What follows belongs to an exercise in optimizing a design on an open flow for small area and a short achievable clock period; a production flow would make more cautious choices. Function was checked by simulation only, so behaviour that the tests miss may differ from the original. Some runs may be left out. An edit can pass the tests and still lose a function that they never use.

<file path="flow/run.sh">
#!/bin/bash
# synth_recipe.tcl (not shown) runs the flow's synth.tcl, then flattens the netlist and writes it again
# the make line also repeats each setting of config.mk as NAME=value (left out here)
make -C /OpenROAD-flow-scripts/flow DESIGN_CONFIG=/design/flow/config.mk WORK_HOME=/design/flow/orfs CLKGATE_MAP_FILE= SYNTH_SCRIPT=/design/flow/synth_recipe.tcl finish
</file>
<file path="flow/config.mk">
export PLATFORM = sky130hd
export DESIGN_NAME = flp32_mac_5stg
export DESIGN_NICKNAME = flp32_mac_5stg
export VERILOG_FILES = /design/flow/design.v
export SDC_FILE = /design/flow/constraint.sdc
export NUM_CORES = 4
export LEC_CHECK = 0
export CAP_MARGIN = 20
export CORE_MARGIN = 2
export CORE_UTILIZATION = 40
export SLEW_MARGIN = 20
</file>
<file path="flow/constraint.sdc">
create_clock -name core_clock -period 14.0 [get_ports {clk}]
set_input_delay 2.8000 -clock core_clock [delete_from_list [all_inputs] [get_ports {clk}]]
set_output_delay 2.8000 -clock core_clock [all_outputs]
set_load 0.01 [all_outputs]
</file>
<file path="flow/design.v">
module flp32_mac_5stg(
	clk,
	nrst,
	i_a,
	i_b,
	i_c,
	i_valid,
	o_p,
	o_sign,
	o_zero,
	o_nan,
	o_inf,
	o_valid
);
localparam EWIDTH = 8;		 
localparam SWIDTH = 23;		 
localparam RSWIDTH = 23;	 
localparam FWIDTH = 1 + EWIDTH + SWIDTH;
localparam [EWIDTH-1:0] BIAS = (1 << (EWIDTH - 1)) - 1;
localparam L0 = 0;
localparam H0 = 7;
localparam L1 = 8;
localparam H1 = 15;
localparam L2 = 16;
localparam H2 = 23;
input wire			clk;
input wire			nrst;
input wire [FWIDTH-1:0]		i_a;		 
input wire [FWIDTH-1:0]		i_b;
input wire [FWIDTH-1:0]		i_c;
input wire			i_valid;	 
output wire [FWIDTH-1:0]	o_p;		 
output wire			o_sign;		 
output wire			o_zero;		 
output wire			o_nan;		 
output wire			o_inf;		 
output wire			o_valid;	 
reg [FWIDTH-1:0]	a_p0;
reg [FWIDTH-1:0]	b_p0;
reg [FWIDTH-1:0]	c_p0;
reg			valid_p0;
always @(posedge clk or negedge nrst)
begin
	if(!nrst)
	begin
		valid_p0 <= 1'b0;
	end
	else
	begin
		valid_p0 <= i_valid;
		if(i_valid)
		begin
			a_p0 <= i_a;
			b_p0 <= i_b;
			c_p0 <= i_c;
		end
	end
end
wire			u_sna_p0;
wire [EWIDTH-1:0]	u_exa_p0;
wire [SWIDTH:0]		u_sga_p0;
wire			u_zeroa_p0;
wire			u_nana_p0;
wire			u_infa_p0;
wire			u_snb_p0;
wire [EWIDTH-1:0]	u_exb_p0;
wire [SWIDTH:0]		u_sgb_p0;
wire			u_zerob_p0;
wire			u_nanb_p0;
wire			u_infb_p0;
wire			u_snc_p0;
wire [EWIDTH-1:0]	u_exc_p0;
wire [SWIDTH:0]		u_sgc_p0;
wire			u_zeroc_p0;
wire			u_nanc_p0;
wire			u_infc_p0;
flp_unpack #(
	.EWIDTH(EWIDTH),
	.SWIDTH(SWIDTH)
) unpack_a_p0 (
	.i_fpd(a_p0),
	.o_sn(u_sna_p0),
	.o_ex(u_exa_p0),
	.o_sg(u_sga_p0),
	.o_zero(u_zeroa_p0),
	.o_nan(u_nana_p0),
	.o_inf(u_infa_p0)
);
flp_unpack #(
	.EWIDTH(EWIDTH),
	.SWIDTH(SWIDTH)
) unpack_b_p0 (
	.i_fpd(b_p0),
	.o_sn(u_snb_p0),
	.o_ex(u_exb_p0),
	.o_sg(u_sgb_p0),
	.o_zero(u_zerob_p0),
	.o_nan(u_nanb_p0),
	.o_inf(u_infb_p0)
);
flp_unpack #(
	.EWIDTH(EWIDTH),
	.SWIDTH(SWIDTH)
) unpack_c_p0 (
	.i_fpd(c_p0),
	.o_sn(u_snc_p0),
	.o_ex(u_exc_p0),
	.o_sg(u_sgc_p0),
	.o_zero(u_zeroc_p0),
	.o_nan(u_nanc_p0),
	.o_inf(u_infc_p0)
);
wire [2*(SWIDTH+1)-1:0] m_sgp_p0;
flp_imult_stage #(
	.WIDTH(SWIDTH+1),
	.L(L0),
	.H(H0)
) imult_p0 (
	.i_mlpr(u_sgb_p0),
	.i_mlpd(u_sgc_p0),
	.i_prod({2*(SWIDTH+1){1'b0}}),
	.o_prod(m_sgp_p0)
);
reg			valid_p1;
reg			u_sna_p1;
reg [EWIDTH-1:0]	u_exa_p1;
reg [SWIDTH:0]		u_sga_p1;
reg			u_zeroa_p1;
reg			u_nana_p1;
reg			u_infa_p1;
reg			u_snb_p1;
reg [EWIDTH-1:0]	u_exb_p1;
reg [SWIDTH:0]		u_sgb_p1;
reg			u_zerob_p1;
reg			u_nanb_p1;
reg			u_infb_p1;
reg			u_snc_p1;
reg [EWIDTH-1:0]	u_exc_p1;
reg [SWIDTH:0]		u_sgc_p1;
reg			u_zeroc_p1;
reg			u_nanc_p1;
reg			u_infc_p1;
reg [2*(SWIDTH+1)-1:0]	m_psgp_p1;
always @(posedge clk or negedge nrst)
begin
	if(!nrst)
	begin
		valid_p1 <= 1'b0;
	end
	else
	begin
		valid_p1 <= valid_p0;
		if(valid_p0)
		begin
			u_sna_p1 <= u_sna_p0;
			u_exa_p1 <= u_exa_p0;
			u_sga_p1 <= u_sga_p0;
			u_zeroa_p1 <= u_zeroa_p0;
			u_nana_p1 <= u_nana_p0;
			u_infa_p1 <= u_infa_p0;
			u_snb_p1 <= u_snb_p0;
			u_exb_p1 <= u_exb_p0;
			u_sgb_p1 <= u_sgb_p0;
			u_zerob_p1 <= u_zerob_p0;
			u_nanb_p1 <= u_nanb_p0;
			u_infb_p1 <= u_infb_p0;
			u_snc_p1 <= u_snc_p0;
			u_exc_p1 <= u_exc_p0;
			u_sgc_p1 <= u_sgc_p0;
			u_zeroc_p1 <= u_zeroc_p0;
			u_nanc_p1 <= u_nanc_p0;
			u_infc_p1 <= u_infc_p0;
			m_psgp_p1 <= m_sgp_p0;
		end
	end
end
wire [2*(SWIDTH+1)-1:0] m_sgp_p1;
flp_imult_stage #(
	.WIDTH(SWIDTH+1),
	.L(L1),
	.H(H1)
) imult_p1 (
	.i_mlpr(u_sgb_p1),
	.i_mlpd(u_sgc_p1),
	.i_prod(m_psgp_p1),
	.o_prod(m_sgp_p1)
);
wire [EWIDTH+1:0] m_exp_t_p1 = { 2'b00, u_exb_p1 } + { 2'b00, u_exc_p1 }
				- { 2'b00, BIAS };
wire m_sn_p1 = u_snb_p1 ^ u_snc_p1;
wire m_uf_p1 = m_exp_t_p1[EWIDTH+1];
wire m_of_p1 = m_exp_t_p1[EWIDTH] & ~m_uf_p1;
wire m_zero_p1 = u_zerob_p1 | u_zeroc_p1 | m_uf_p1;
wire m_nan_p1 = u_nanb_p1 | u_nanc_p1 | (u_zerob_p1 & u_infc_p1) |
			(u_zeroc_p1 & u_infb_p1);
wire m_inf_p1 = u_infb_p1 | u_infc_p1 | m_of_p1;
wire [EWIDTH-1:0] m_exp_p1 = m_exp_t_p1[EWIDTH-1:0];
reg			valid_p2;
reg			u_sna_p2;
reg [EWIDTH-1:0]	u_exa_p2;
reg [SWIDTH:0]		u_sga_p2;
reg			u_zeroa_p2;
reg			u_nana_p2;
reg			u_infa_p2;
reg [SWIDTH:0]		u_sgb_p2;
reg [SWIDTH:0]		u_sgc_p2;
reg			m_sn_p2;
reg			m_zero_p2;
reg			m_nan_p2;
reg			m_inf_p2;
reg [2*(SWIDTH+1)-1:0]	m_psgp_p2;
reg [EWIDTH-1:0]	m_pexp_p2;
always @(posedge clk or negedge nrst)
begin
	if(!nrst)
	begin
		valid_p2 <= 1'b0;
	end
	else
	begin
		valid_p2 <= valid_p1;
		if(valid_p1)
		begin
			u_sna_p2 <= u_sna_p1;
			u_exa_p2 <= u_exa_p1;
			u_sga_p2 <= u_sga_p1;
			u_zeroa_p2 <= u_zeroa_p1;
			u_nana_p2 <= u_nana_p1;
			u_infa_p2 <= u_infa_p1;
			u_sgb_p2 <= u_sgb_p1;
			u_sgc_p2 <= u_sgc_p1;
			m_sn_p2 <= m_sn_p1;
			m_zero_p2 <= m_zero_p1;
			m_nan_p2 <= m_nan_p1;
			m_inf_p2 <= m_inf_p1;
			m_psgp_p2 <= m_sgp_p1;
			m_pexp_p2 <= m_exp_p1;
		end
	end
end
wire [2*(SWIDTH+1)-1:0] m_sgp_t_p2;
flp_imult_stage #(
	.WIDTH(SWIDTH+1),
	.L(L2),
	.H(H2)
) imult_p2 (
	.i_mlpr(u_sgb_p2),
	.i_mlpd(u_sgc_p2),
	.i_prod(m_psgp_p2),
	.o_prod(m_sgp_t_p2)
);
wire [SWIDTH+RSWIDTH+1:0] m_sgp_p2 = m_zero_p2 ? {SWIDTH+RSWIDTH+2{1'b0}} :
	m_sgp_t_p2;
wire [EWIDTH-1:0] m_exp_p2 = m_zero_p2 ? {EWIDTH{1'b0}} : m_pexp_p2;
reg				valid_p3;
reg				u_sna_p3;
reg [EWIDTH-1:0]		u_exa_p3;
reg [SWIDTH:0]			u_sga_p3;
reg				u_zeroa_p3;
reg				u_nana_p3;
reg				u_infa_p3;
reg				m_sn_p3;
reg				m_zero_p3;
reg				m_nan_p3;
reg				m_inf_p3;
reg [SWIDTH+RSWIDTH+1:0]	m_sgp_p3;
reg [EWIDTH-1:0]		m_exp_p3;
always @(posedge clk or negedge nrst)
begin
	if(!nrst)
	begin
		valid_p3 <= 1'b0;
	end
	else
	begin
		valid_p3 <= valid_p2;
		if(valid_p2)
		begin
			u_sna_p3 <= u_sna_p2;
			u_exa_p3 <= u_exa_p2;
			u_sga_p3 <= u_sga_p2;
			u_zeroa_p3 <= u_zeroa_p2;
			u_nana_p3 <= u_nana_p2;
			u_infa_p3 <= u_infa_p2;
			m_sn_p3 <= m_sn_p2;
			m_zero_p3 <= m_zero_p2;
			m_nan_p3 <= m_nan_p2;
			m_inf_p3 <= m_inf_p2;
			m_sgp_p3 <= m_sgp_p2;
			m_exp_p3 <= m_exp_p2;
		end
	end
end
wire [SWIDTH+RSWIDTH+1:0] ae_sga_p3;
wire [SWIDTH+RSWIDTH+1:0] ae_sgp_p3;
wire [EWIDTH-1:0] ae_exp_p3;
flp_alignr #(
	.EWIDTH(EWIDTH),
	.XWIDTH(SWIDTH+RSWIDTH+2)
) alignr_p3 (
	.i_sg1({ 1'b0, u_sga_p3, {RSWIDTH{1'b0}} }),
	.i_ex1(u_exa_p3),
	.i_sg2(m_sgp_p3),
	.i_ex2(m_exp_p3),
	.o_sg1(ae_sga_p3),
	.o_sg2(ae_sgp_p3),
	.o_ex(ae_exp_p3)
);
wire a_sn_p3;
wire [SWIDTH+RSWIDTH+2:0] a_sg_p3;
wire a_zero_p3;
flp_iadd #(
	.WIDTH(SWIDTH+RSWIDTH+2)
) iadd_p3 (
	.i_sn1(u_sna_p3),
	.i_sg1(ae_sga_p3),
	.i_sn2(m_sn_p3),
	.i_sg2(ae_sgp_p3),
	.o_sn(a_sn_p3),
	.o_sg(a_sg_p3),
	.o_zero(a_zero_p3)
);
reg				valid_p4;
reg				u_sna_p4;
reg				u_zeroa_p4;
reg				u_nana_p4;
reg				u_infa_p4;
reg				m_sn_p4;
reg				m_zero_p4;
reg				m_nan_p4;
reg				m_inf_p4;
reg [EWIDTH-1:0]		ae_exp_p4;
reg				a_sn_p4;
reg [SWIDTH+RSWIDTH+2:0]	a_sg_p4;
reg				a_zero_p4;
always @(posedge clk or negedge nrst)
begin
	if(!nrst)
	begin
		valid_p4 <= 1'b0;
	end
	else
	begin
		valid_p4 <= valid_p3;
		if(valid_p3)
		begin
			u_sna_p4 <= u_sna_p3;
			u_zeroa_p4 <= u_zeroa_p3;
			u_nana_p4 <= u_nana_p3;
			u_infa_p4 <= u_infa_p3;
			m_sn_p4 <= m_sn_p3;
			m_zero_p4 <= m_zero_p3;
			m_nan_p4 <= m_nan_p3;
			m_inf_p4 <= m_inf_p3;
			ae_exp_p4 <= ae_exp_p3;
			a_sn_p4 <= a_sn_p3;
			a_sg_p4 <= a_sg_p3;
			a_zero_p4 <= a_zero_p3;
		end
	end
end
wire [SWIDTH+RSWIDTH:0] n_sg_p4;
wire [EWIDTH+1:0] n_exd_p4;
wire [EWIDTH+1:0] n_exp_p4 = { 2'b0, ae_exp_p4 } + n_exd_p4;
wire n_uf_p4 = n_exp_p4[EWIDTH+1];
wire n_of_p4 = n_exp_p4[EWIDTH] & ~n_uf_p4;
flp_norm #(
	.INWIDTH(SWIDTH+RSWIDTH+3),
	.EWIDTH(EWIDTH),
	.SWIDTH(SWIDTH),
	.RSWIDTH(RSWIDTH)
) norm_p4 (
	.i_sg(a_sg_p4),
	.o_sg(n_sg_p4),
	.o_exd(n_exd_p4)
);
wire [SWIDTH:0] r_sg_p4;
wire [EWIDTH+1:0] r_exd_p4;
wire [EWIDTH+1:0] r_exp_p4 = { 2'b0, ae_exp_p4 } + n_exd_p4 + r_exd_p4;
wire r_uf_p4 = r_exp_p4[EWIDTH+1];
wire r_of_p4 = r_exp_p4[EWIDTH] & ~r_uf_p4;
flp_round #(
	.EWIDTH(EWIDTH),
	.SWIDTH(SWIDTH),
	.RSWIDTH(RSWIDTH)
) round_p4 (
	.i_sg(n_sg_p4),
	.o_sg(r_sg_p4),
	.o_exd(r_exd_p4)
);
wire p_sn_p4 = (u_infa_p4 | m_inf_p4 ? (u_infa_p4 & u_sna_p4) |
			(m_inf_p4 & m_sn_p4) : a_sn_p4);
wire p_zero_p4 = (u_zeroa_p4 & m_zero_p4) | a_zero_p4 | n_uf_p4 | r_uf_p4;
wire p_nan_p4 = u_nana_p4 | m_nan_p4 | (u_infa_p4 & m_inf_p4 &
			(u_sna_p4 ^ m_sn_p4));
wire p_inf_p4 = u_infa_p4 | m_inf_p4 | n_of_p4 | r_of_p4;
wire [EWIDTH-1:0] p_ex_p4 = r_exp_p4[EWIDTH-1:0];
flp_pack #(
	.EWIDTH(EWIDTH),
	.SWIDTH(SWIDTH)
) pack_p4 (
	.i_sn(p_sn_p4),
	.i_ex(p_ex_p4),
	.i_sg(r_sg_p4),
	.i_zero(p_zero_p4),
	.i_nan(p_nan_p4),
	.i_inf(p_inf_p4),
	.o_fpd(o_p)
);
assign o_sign = p_sn_p4;
assign o_zero = p_zero_p4;
assign o_nan = p_nan_p4;
assign o_inf = p_inf_p4;
assign o_valid = valid_p4;
endmodule  
module flp_iadd(
	i_sn1,
	i_sg1,
	i_sn2,
	i_sg2,
	o_sn,
	o_sg,
	o_zero
);
parameter WIDTH = 32;
input wire		i_sn1;
input wire [WIDTH-1:0]	i_sg1;
input wire		i_sn2;
input wire [WIDTH-1:0]	i_sg2;
output wire		o_sn;
output wire [WIDTH:0]	o_sg;
output wire		o_zero;
wire [WIDTH+1:0]	op1 = |i_sg1 ? { {2{i_sn1}}, (i_sn1 ? -i_sg1 : i_sg1) }
				: {WIDTH+2{1'b0}};
wire [WIDTH+1:0]	op2 = |i_sg2 ? { {2{i_sn2}}, (i_sn2 ? -i_sg2 : i_sg2) }
				: {WIDTH+2{1'b0}};
wire [WIDTH+1:0]	sum = op1 + op2;
assign o_sn = sum[WIDTH+1] | (i_sn1 & i_sn2);
assign o_zero = ~|sum;
assign o_sg = o_sn ? -sum[WIDTH:0] : sum[WIDTH:0];
endmodule  
module flp_imult_stage(
	i_mlpr,
	i_mlpd,
	i_prod,
	o_prod
);
parameter WIDTH = 32;	 
parameter L = 0;	 
parameter H = 31;	 
input wire [WIDTH-1:0]		i_mlpr;	 
input wire [WIDTH-1:0]		i_mlpd;	 
input wire [2*WIDTH-1:0]	i_prod;	 
output wire [2*WIDTH-1:0]	o_prod;	 
reg [2*WIDTH-1:0]	prod;		 
wire [2*WIDTH-1:0]	mlpd[L:H];	 
assign o_prod = prod;	 
genvar g;
generate
	for(g = L; g <= H; g = g + 1)
	begin: mlpd_table
		assign mlpd[g] = { {WIDTH-g{1'b0}}, i_mlpd, {g{1'b0}} };
	end
endgenerate
integer i;
always @(*)
begin
	prod = i_prod;
	for(i = L; i <= H; i = i + 1)
	begin
		if(i_mlpr[i] == 1'b1)
			prod = prod + mlpd[i];
	end
end
endmodule  
module flp_pack(
	i_sn,
	i_ex,
	i_sg,
	i_zero,
	i_nan,
	i_inf,
	o_fpd
);
parameter EWIDTH = 8;	 
parameter SWIDTH = 23;	 
input wire			i_sn;	 
input wire [EWIDTH-1:0]		i_ex;	 
input wire [SWIDTH:0]		i_sg;	 
input wire			i_zero;	 
input wire			i_nan;	 
input wire			i_inf;	 
output wire [EWIDTH+SWIDTH:0]	o_fpd;	 
reg [SWIDTH-1:0]	sg;	 
reg [EWIDTH-1:0]	ex;	 
always @(*)
begin
	sg = i_sg[SWIDTH-1:0];
	if(i_nan)
		sg = {SWIDTH{1'b1}};
	else if(i_inf || i_zero)
		sg = {SWIDTH{1'b0}};
end
always @(*)
begin
	ex = i_ex;
	if(i_nan || i_inf)
		ex = {EWIDTH{1'b1}};
	else if(i_zero)
		ex = {EWIDTH{1'b0}};
end
assign o_fpd = { i_sn, ex, sg };
endmodule  
module flp_unpack(
	i_fpd,
	o_sn,
	o_ex,
	o_sg,
	o_zero,
	o_nan,
	o_inf
);
parameter EWIDTH = 8;	 
parameter SWIDTH = 23;	 
input wire [EWIDTH+SWIDTH:0]	i_fpd;	 
output wire			o_sn;	 
output wire [EWIDTH-1:0]	o_ex;	 
output wire [SWIDTH:0]		o_sg;	 
output wire			o_zero;	 
output wire			o_nan;	 
output wire			o_inf;	 
wire			sn = i_fpd[EWIDTH+SWIDTH];
wire [EWIDTH-1:0]	ex = i_fpd[EWIDTH+SWIDTH-1:SWIDTH];
wire [SWIDTH:0]		sg = { 1'b1, i_fpd[SWIDTH-1:0] };
wire zero = ~(|ex);	 
wire aex = &ex;			 
wire osg = |sg[SWIDTH-1:0];	 
wire nan = aex & osg;	 
wire inf = aex & ~osg;	 
assign o_sn = sn;
assign o_ex = ex;
assign o_sg = zero ? {SWIDTH+1{1'b0}} : sg;
assign o_zero = zero;
assign o_nan = nan;
assign o_inf = inf;
endmodule  
module flp_round(
	i_sg,
	o_sg,
	o_exd
);
parameter EWIDTH = 8;	 
parameter SWIDTH = 23;	 
parameter RSWIDTH = 2;	 
localparam INWIDTH = 1 + SWIDTH + RSWIDTH;
input wire [INWIDTH-1:0]	i_sg;	 
output reg [SWIDTH:0]		o_sg;	 
output reg [EWIDTH+1:0]		o_exd;	 
wire s = |i_sg[RSWIDTH-2:0];	 
wire r = i_sg[RSWIDTH-1];	 
wire g = i_sg[RSWIDTH];		 
reg [SWIDTH+1:0]	sg;	 
always @(*)
begin
	sg = { 1'b0, i_sg[INWIDTH-1:RSWIDTH] };
	if((g && r) || (r && s))
		sg = { 1'b0, i_sg[INWIDTH-1:RSWIDTH] } + 1'b1;
end
always @(*)
begin
	o_sg = sg[SWIDTH:0];
	o_exd = {EWIDTH+2{1'b0}};
	if(sg[SWIDTH+1])
	begin
		o_sg = sg[SWIDTH+1:1];
		o_exd = { {EWIDTH+1{1'b0}}, 1'b1 };
	end
end
endmodule  
module flp_norm(
	i_sg,
	o_sg,
	o_exd
);
parameter INWIDTH = 32;		 
parameter EWIDTH = 8;		 
parameter SWIDTH = 23;		 
parameter RSWIDTH = 2;		 
localparam OUTWIDTH = 1 + SWIDTH + RSWIDTH;
input wire [INWIDTH-1:0]	i_sg;	 
output reg [OUTWIDTH-1:0]	o_sg;	 
output reg [EWIDTH+1:0]		o_exd;	 
localparam PW = 64;	 
reg [PW-1:0]	x;
reg [5:0]	lz;
always @(*)
begin
	x = { i_sg, {PW-INWIDTH{1'b0}} };
	lz = 6'd0;
	if(~|x[PW-1:PW-32]) begin x = x << 32; lz[5] = 1'b1; end
	if(~|x[PW-1:PW-16]) begin x = x << 16; lz[4] = 1'b1; end
	if(~|x[PW-1:PW-8]) begin x = x << 8; lz[3] = 1'b1; end
	if(~|x[PW-1:PW-4]) begin x = x << 4; lz[2] = 1'b1; end
	if(~|x[PW-1:PW-2]) begin x = x << 2; lz[1] = 1'b1; end
	if(~x[PW-1]) begin x = x << 1; lz[0] = 1'b1; end
end
always @(*)
begin
	o_sg = { x[PW-1:PW-OUTWIDTH+1], |x[PW-OUTWIDTH:0] };
	o_exd = |i_sg ? (INWIDTH - OUTWIDTH) - { {EWIDTH-4{1'b0}}, lz }
		: {EWIDTH+2{1'b0}};
end
endmodule  
module flp_alignr(
	i_sg1,
	i_ex1,
	i_sg2,
	i_ex2,
	o_sg1,
	o_sg2,
	o_ex
);
parameter EWIDTH = 8;		 
parameter XWIDTH = 24;		 
input wire [XWIDTH-1:0]		i_sg1;	 
input wire [EWIDTH-1:0]		i_ex1;	 
input wire [XWIDTH-1:0]		i_sg2;	 
input wire [EWIDTH-1:0]		i_ex2;	 
output reg [XWIDTH-1:0]		o_sg1;	 
output reg [XWIDTH-1:0]		o_sg2;	 
output wire [EWIDTH-1:0]	o_ex;	 
wire [EWIDTH:0]		exd;	 
wire			exneg;	 
wire [EWIDTH-1:0]	shamt;	 
wire [XWIDTH-1:0]	shsg;	 
wire [XWIDTH-1:0]	shr;	 
wire [XWIDTH-1:0]	mask;	 
wire [XWIDTH-1:0]	sg;	 
assign exd = { 1'b0, i_ex1 } - { 1'b0, i_ex2 };
assign exneg = exd[EWIDTH];
assign shamt = exneg ? -exd[EWIDTH-1:0] : exd[EWIDTH-1:0];
assign shsg = exneg ? i_sg1 : i_sg2;
assign shr = shsg >> shamt;
assign mask = ~({XWIDTH{1'b1}} << shamt);
assign sg = { shr[XWIDTH-1:1], |(shsg & { mask[XWIDTH-2:0], 1'b1 }) };
assign o_ex = exneg ? i_ex2 : i_ex1;
always @(*)
begin
	o_sg1 = exneg ? sg : i_sg1;
	o_sg2 = !exneg ? sg : i_sg2;
end
endmodule  
</file>
Run 1, the metal 3 layer:
Scale: 1 px per micron.
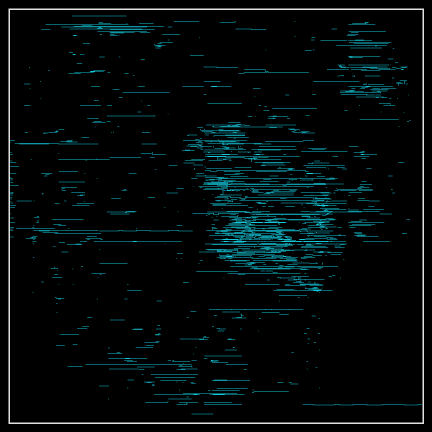
The layer holds 6.2% of the routed length. The longest straight run is 123 microns. The wires run mostly horizontal. 677 nets have wire on it. The layer carries 14200 microns of wire.

Run 1, clock tree branches:
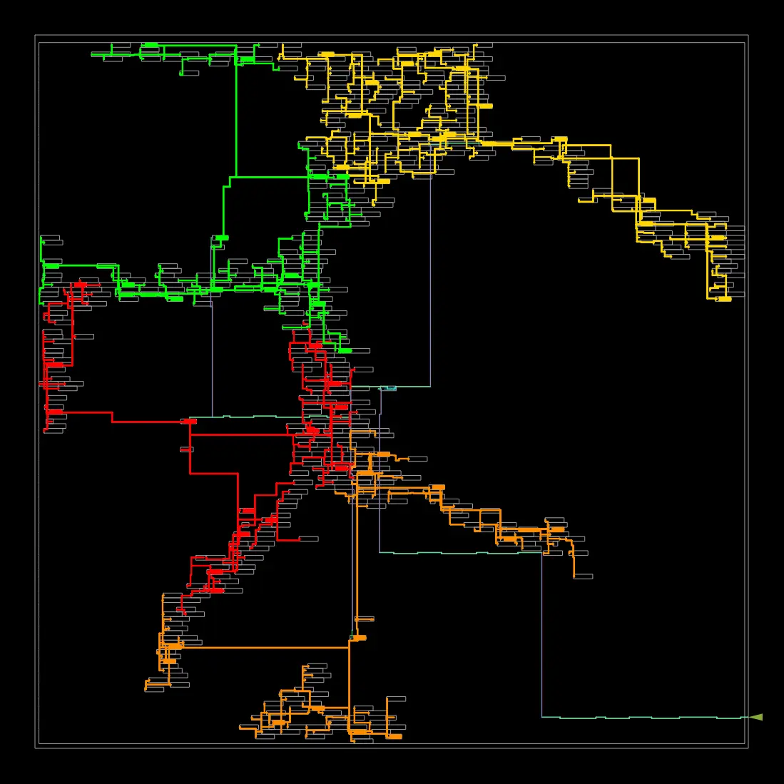
flip-flop and latch count: 516
H-tree levels: 2

==> impl_metrics.tcl, run 1 <==
set metrics [dict create \
    setup_viol 0 \
    synth-compound-area-share_pct 24.1 \
    grt_remaining_overflow 0 \
    slowest_stage "edfxtp_1" \
    synth_area_leaders "edfxtp_1, ha_1, xnor2_1" \
    min_path_type "flop to flop" \
    ys_async_sr_fraction_pct 0.969 \
    final_util_pct 44.8 \
    clkLatencyLatePin_ps 710 \
    rsz0062_at_grt "true" \
    period_share_pct 94.8 \
    clk_share_pct 2.88 \
    fin_cells 10400 \
    tap_cells 2189 \
    maxSlewViolCount 0 \
    nets 8983 \
    path_class "flop to flop" \
    wl_met1_microns 102000 \
    end_kind "flop" \
    seqCellArea_sq_um 15500 \
    grt_max_degree 71 \
    multi_input_area_sq_um 49300 \
    status "timing/DRC/antenna clean" \
    worstRegToRegCells 61 \
    synth_top_family_by_area "compound AO/OA/AOI/OAI gates" \
    grt_pass1_vias 60200 \
    cp_num_cells 61 \
    cts.repair.resized 3 \
    clkSinkCount 516 \
    start_util_pct 40.3 \
    crit_end "m_sgp_p3[46]" \
    path_common_cell "ha_1" \
    critPathLaunch "m_psgp_p2[17]" \
    dp_cells 10300 \
    final_area_sq_um 74100 \
    critical_path.top_delay_family "compound AO/OA/AOI/OAI gates" \
    placed_cell_area_sq_um 71400 \
    antenna_left 0 \
    vias 63800 \
    synthAdderAreaFrac_pct 13.5 \
    synth_edf_count 511 \
    worst-path-buf-inv 2 \
    gp_congestion 1.04 \
    die_h_microns 412 \
    worst_path_largest_cell_delay_ps 420 \
    nFillCells 16100 \
    yosys_warnings 8 \
    core_sq_um 165000 \
    n_all_inverters 335 \
]
Run 1, the whole layout, all layers:
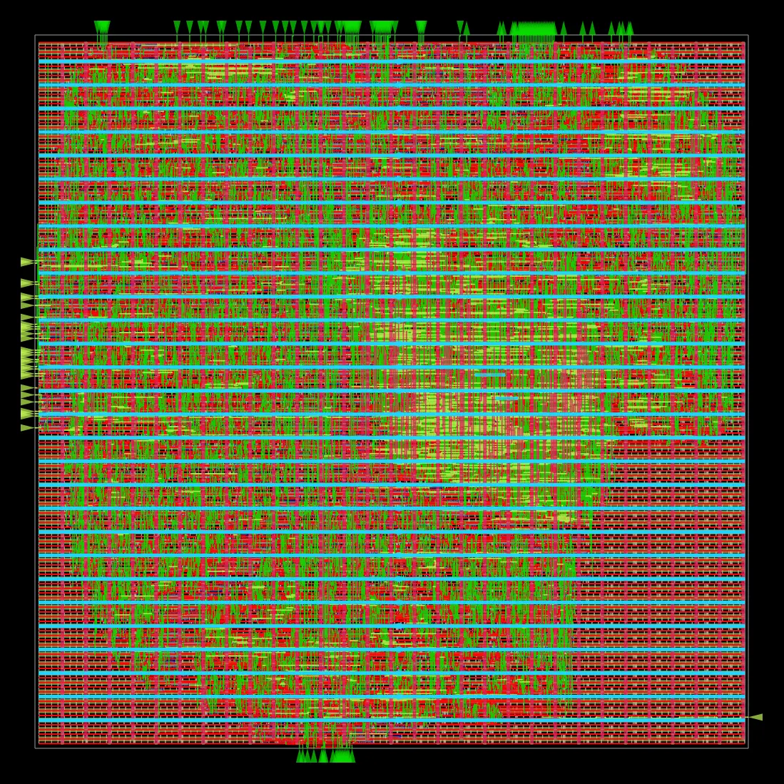
row count: 149
total I/O pin count: 136

Run 1, the metal 2 layer:
Scale: 2 px per micron.
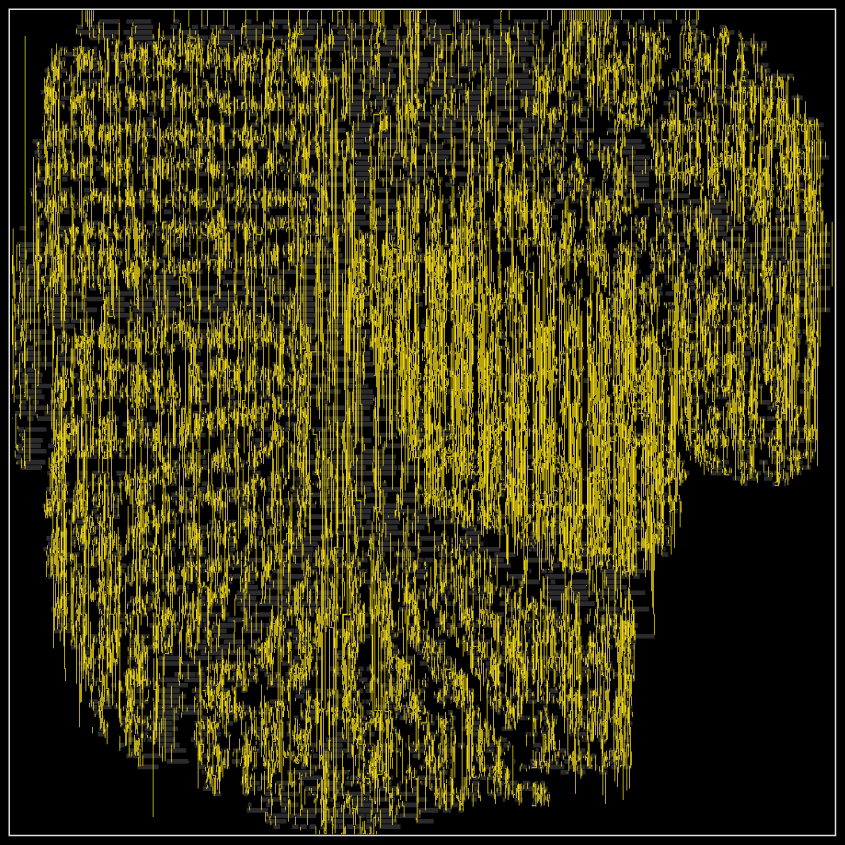
The layer holds 46% of the routed length. The layer carries 105 mm of wire.

## Run 2: large edit since run 1, in outline
flow/design.v: 652 -> 2229 lines; modules unchanged: 0
  flp32_mac_5stg: edited, 415 -> 167 lines
  mul24_csa: new, 2038 lines
  flp_pipe: new, 24 lines
  removed: flp_iadd, flp_imult_stage, flp_pack, flp_unpack, flp_round, flp_norm, flp_alignr
==> module flp32_mac_5stg as of run 2 <==
module flp32_mac_5stg(
	clk,
	nrst,
	i_a,
	i_b,
	i_c,
	i_valid,
	o_p,
	o_sign,
	o_zero,
	o_nan,
	o_inf,
	o_valid
);
parameter CUT_I = 1;	 
parameter CUT_A = 0;	 
parameter CUT_B = 1;	 
parameter CUT_C = 1;	 
parameter CUT_D = 1;	 
parameter CUT_E = 1;	 
parameter CUT_F = 1;	 
input wire		clk;
input wire		nrst;
input wire [31:0]	i_a;
input wire [31:0]	i_b;
input wire [31:0]	i_c;
input wire		i_valid;
output wire [31:0]	o_p;
output wire		o_sign;
output wire		o_zero;
output wire		o_nan;
output wire		o_inf;
output wire		o_valid;
localparam NCUT = CUT_I + CUT_A + CUT_B + CUT_C + CUT_D + CUT_E + CUT_F;
reg [NCUT-1:0] vld;
integer k;
always @(posedge clk or negedge nrst)
begin
	if(!nrst)
		vld <= {NCUT{1'b0}};
	else
	begin
		vld[0] <= i_valid;
		for(k = 1; k < NCUT; k = k + 1)
			vld[k] <= vld[k-1];
	end
end
assign o_valid = vld[NCUT-1];
wire [31:0] a0, b0, c0;
flp_pipe #(.W(96), .EN(CUT_I)) pipe_i (.clk(clk), .d({i_a, i_b, i_c}),
	.q({a0, b0, c0}));
wire [7:0] exb = b0[30:23];
wire [7:0] exc = c0[30:23];
wire zb = ~|exb;
wire zc = ~|exc;
wire infb = (&exb) & ~|b0[22:0];
wire infc = (&exc) & ~|c0[22:0];
wire nanb = (&exb) & |b0[22:0];
wire nanc = (&exc) & |c0[22:0];
wire [23:0] sgb = { ~zb, b0[22:0] & {23{~zb}} };
wire [23:0] sgc = { ~zc, c0[22:0] & {23{~zc}} };
wire [9:0] m_exp_t = { 2'b00, exb } + { 2'b00, exc } - 10'd127;
wire m_uf = m_exp_t[9];
wire m_of = m_exp_t[8] & ~m_uf;
wire m_zero1 = zb | zc | m_uf;
wire m_nan1 = nanb | nanc | (zb & infc) | (zc & infb);
wire m_inf1 = infb | infc | m_of;
wire m_sn1 = b0[31] ^ c0[31];
wire [7:0] m_exp1 = m_zero1 ? 8'd0 : m_exp_t[7:0];
wire [47:0] ms1, mc1;
mul24_csa mul(.x(sgc), .y(sgb), .s(ms1), .c(mc1));
wire [31:0] a2;
wire [47:0] ms2, mc2;
wire m_zero2, m_nan2, m_inf2, m_sn2;
wire [7:0] m_exp2;
flp_pipe #(.W(32+96+12), .EN(CUT_A)) pipe_a (.clk(clk),
	.d({a0, ms1, mc1, m_zero1, m_nan1, m_inf1, m_sn1, m_exp1}),
	.q({a2, ms2, mc2, m_zero2, m_nan2, m_inf2, m_sn2, m_exp2}));
wire [47:0] p2 = ms2 + mc2;
wire [31:0] a3;
wire [47:0] p3;
wire m_zero3, m_nan3, m_inf3, m_sn3;
wire [7:0] m_exp3;
flp_pipe #(.W(32+48+12), .EN(CUT_B)) pipe_b (.clk(clk),
	.d({a2, p2, m_zero2, m_nan2, m_inf2, m_sn2, m_exp2}),
	.q({a3, p3, m_zero3, m_nan3, m_inf3, m_sn3, m_exp3}));
wire [7:0] exa3 = a3[30:23];
wire za3 = ~|exa3;
wire [47:0] sga3 = { 1'b0, ~za3, a3[22:0] & {23{~za3}}, 23'd0 };
wire [8:0] d_ap = { 1'b0, exa3 } - { 1'b0, m_exp3 };
wire [7:0] d_pa = m_exp3 - exa3;
wire exneg = d_ap[8];
wire [7:0] shamt = exneg ? d_pa : d_ap[7:0];
wire [7:0] ae_exp3 = exneg ? m_exp3 : exa3;
wire [47:0] shsg = exneg ? sga3 : (p3 & {48{~m_zero3}});
wire [47:0] shr = shsg >> shamt;
wire [47:0] lmask = ~({48{1'b1}} << shamt);
wire jam = |(shsg & { lmask[46:0], 1'b1 });
wire [47:0] shj = { shr[47:1], jam };
wire [47:0] x3 = exneg ? shj : sga3;
wire [47:0] y3 = exneg ? p3 : shj;
wire infa3 = (&exa3) & ~|a3[22:0];
wire nana3 = (&exa3) & |a3[22:0];
wire sna3 = a3[31];
wire f_inf3 = infa3 | m_inf3;
wire f_sn3 = (infa3 & sna3) | (m_inf3 & m_sn3);
wire f_zz3 = za3 & m_zero3;
wire f_nan3 = nana3 | m_nan3 | (infa3 & m_inf3 & (sna3 ^ m_sn3));
wire [47:0] x4, y4;
wire [7:0] ae_exp4;
wire sna4, m_sn4, f_inf4, f_sn4, f_zz4, f_nan4;
flp_pipe #(.W(96+8+6), .EN(CUT_C)) pipe_c (.clk(clk),
	.d({x3, y3, ae_exp3, sna3, m_sn3, f_inf3, f_sn3, f_zz3, f_nan3}),
	.q({x4, y4, ae_exp4, sna4, m_sn4, f_inf4, f_sn4, f_zz4, f_nan4}));
wire eff = sna4 ^ m_sn4;
wire [49:0] s1 = { 2'b00, x4 } + ({ 2'b00, y4 } ^ {50{eff}}) + { 49'd0, eff };
wire [48:0] s2 = { 1'b0, y4 } - { 1'b0, x4 };
wire s1neg = s1[49];
wire [48:0] a_sg4 = s1neg ? s2 : s1[48:0];
wire a_zero4 = ~|s1;
wire a_sn4 = eff ? (sna4 ? ~s1neg & ~a_zero4 : s1neg) : sna4;
wire [48:0] a_sg5;
wire [7:0] ae_exp5;
wire a_zero5, a_sn5, f_inf5, f_sn5, f_zz5, f_nan5;
flp_pipe #(.W(49+8+6), .EN(CUT_D)) pipe_d (.clk(clk),
	.d({a_sg4, ae_exp4, a_zero4, a_sn4, f_inf4, f_sn4, f_zz4, f_nan4}),
	.q({a_sg5, ae_exp5, a_zero5, a_sn5, f_inf5, f_sn5, f_zz5, f_nan5}));
reg [48:0] nx;
reg [5:0] lz;
always @(*)
begin
	nx = a_sg5;
	lz = 6'd0;
	if(~|nx[48:17]) begin nx = nx << 32; lz[5] = 1'b1; end
	if(~|nx[48:33]) begin nx = nx << 16; lz[4] = 1'b1; end
	if(~|nx[48:41]) begin nx = nx << 8; lz[3] = 1'b1; end
	if(~|nx[48:45]) begin nx = nx << 4; lz[2] = 1'b1; end
	if(~|nx[48:47]) begin nx = nx << 2; lz[1] = 1'b1; end
	if(~nx[48]) begin nx = nx << 1; lz[0] = 1'b1; end
end
wire [23:0] n_sig5 = nx[48:25];
wire n_r5 = nx[24];
wire n_s5 = |nx[23:0];
wire [9:0] n_exp5 = { 2'b00, ae_exp5 } + 10'd2 - { 4'd0, lz };
wire [23:0] n_sig6;
wire [9:0] n_exp6;
wire n_r6, n_s6, a_zero6, a_sn6, f_inf6, f_sn6, f_zz6, f_nan6;
flp_pipe #(.W(24+10+8), .EN(CUT_E)) pipe_e (.clk(clk),
	.d({n_sig5, n_exp5, n_r5, n_s5, a_zero5, a_sn5, f_inf5, f_sn5, f_zz5, f_nan5}),
	.q({n_sig6, n_exp6, n_r6, n_s6, a_zero6, a_sn6, f_inf6, f_sn6, f_zz6, f_nan6}));
wire inc = n_r6 & (n_sig6[0] | n_s6);
wire [24:0] r_sum = { 1'b0, n_sig6 } + { 24'd0, inc };
wire [9:0] r_exp = n_exp6 + { 9'd0, r_sum[24] };
wire n_uf = n_exp6[9];
wire n_of = n_exp6[8] & ~n_exp6[9];
wire r_uf = r_exp[9];
wire r_of = r_exp[8] & ~r_exp[9];
wire p_sn = f_inf6 ? f_sn6 : a_sn6;
wire p_zero = f_zz6 | a_zero6 | n_uf | r_uf;
wire p_nan = f_nan6;
wire p_inf = f_inf6 | n_of | r_of;
wire [7:0] p_ex = (p_nan | p_inf) ? 8'hff : p_zero ? 8'h00 : r_exp[7:0];
wire [22:0] p_fr = p_nan ? {23{1'b1}} : (p_inf | p_zero) ? 23'd0 : r_sum[22:0];
flp_pipe #(.W(36), .EN(CUT_F)) pipe_f (.clk(clk),
	.d({p_sn, p_ex, p_fr, p_sn, p_zero, p_nan, p_inf}),
	.q({o_p, o_sign, o_zero, o_nan, o_inf}));
endmodule  
==> module flp_pipe as of run 2 <==
module flp_pipe(
	clk,
	d,
	q
);
parameter W = 1;	 
parameter EN = 1;	 
input wire		clk;
input wire [W-1:0]	d;
output wire [W-1:0]	q;
generate
	if(EN)
	begin: g_reg
		reg [W-1:0] r;
		always @(posedge clk)
			r <= d;
		assign q = r;
	end
	else
	begin: g_wire
		assign q = d;
	end
endgenerate
endmodule  
==> impl_metrics.tcl, run 2 <==
set metrics [dict create \
    start_util_pct 40.2 \
    grt_max_degree 83 \
    seqCellArea_sq_um 8920 \
    tap_cells 1368 \
    die_h_microns 324 \
    synth_area_leaders "dfxtp_1, fa_1, xnor2_1" \
    end_kind "flop" \
    crit_end "pipe_b.g_reg.r[58]" \
    gp_congestion 0.976 \
    worst-path-buf-inv 3 \
    final_util_pct 44.2 \
    placed_cell_area_sq_um 43300 \
    yosys_warnings 7 \
    clkLatencyLatePin_ps 640 \
    fin_cells 6194 \
    hold_depth 0 \
    nFillCells 10300 \
    cp_num_cells 24 \
    core_sq_um 102000 \
    fin_hold_ws_ps 315 \
    worst_path_largest_cell_delay_ps 970 \
    clkSinkCount 444 \
    seq_cell_count 444 \
    path_class "flop to flop" \
    slowest_stage "and3_1" \
    maxSlewViolCount 0 \
    setup_viol 0 \
    status "timing/DRC/antenna clean" \
    grt_remaining_overflow 0 \
    clk_share_pct 3.49 \
    antenna_left 0 \
    ys_async_sr_fraction_pct 1.35 \
    synthAdderAreaFrac_pct 19.0 \
    cts-htree-levels 2 \
    ios 136 \
    critical_path.top_delay_family "adder cells" \
    final_area_sq_um 44900 \
    period_share_pct 62.0 \
    min_path_type "flop to flop" \
    vias 36800 \
    grt_pass1_vias 36600 \
    dp_cells 6105 \
    num_rows 117 \
    n_all_inverters 376 \
    synth-compound-area-share_pct 23.3 \
]
Run 2, the metal 4 layer:
Scale: 2 px per micron. Supply wires on this layer in grey.
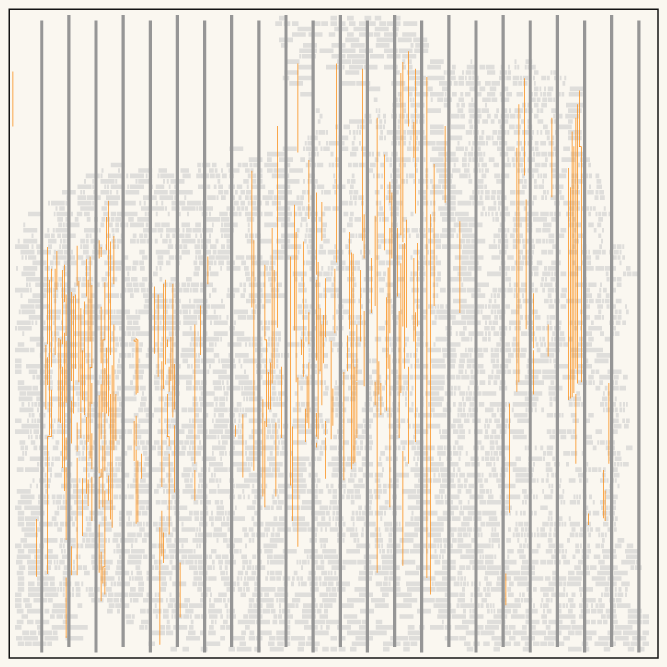
The wires run mostly vertical. The layer holds 6.5% of the routed length. 147 nets have wire on it. The longest straight run is 250 microns. The layer carries 9590 microns of wire.

Run 2, the metal 2 layer:
Scale: 2 px per micron.
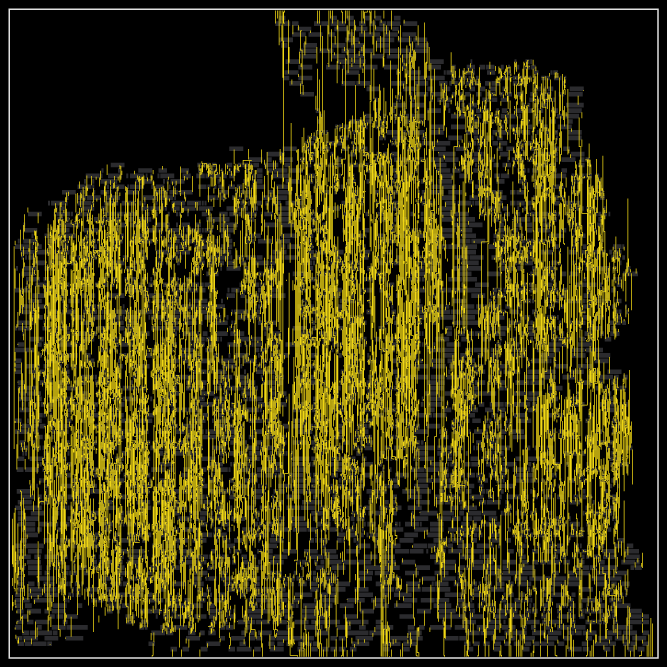
The layer holds 46% of the routed length. 4402 nets have wire on it. The wires run mostly vertical. The layer carries 67.4 mm of wire. The longest straight run is 109 microns.

-- afterwards: timing with drivers on the ports --
No port has a modelled driver above. Below, the same layouts with a new extraction and two added sets of constraints. Step 1 (the two cells are an assumption about what drives the block):
set clk [get_ports {clk}]
set_driving_cell -lib_cell sky130_fd_sc_hd__clkbuf_16 $clk
set_driving_cell -lib_cell sky130_fd_sc_hd__buf_2 [delete_from_list [all_inputs] $clk]
Step 2, shift: input delay + t, output delay - t, t = (earliest + latest rising clock arrival at the registers) / 2. This alone moves slack from input paths to output paths. Slacks: no drivers / after step 1 / after step 2; pairs: no drivers / after step 1.
run	t (ns)	setup WS [ns]	hold slack, ns	latest minus earliest clock arrival (ns)
run 1	0.786	0.734 / 0.734 / 0.734	0.365 / 0.365 / 0.365	0.030 / 0.030
run 2	0.690	5.313 / 5.313 / 5.313	0.315 / 0.315 / 0.315	0.026 / 0.026
After both steps every run listed still meets setup and hold.
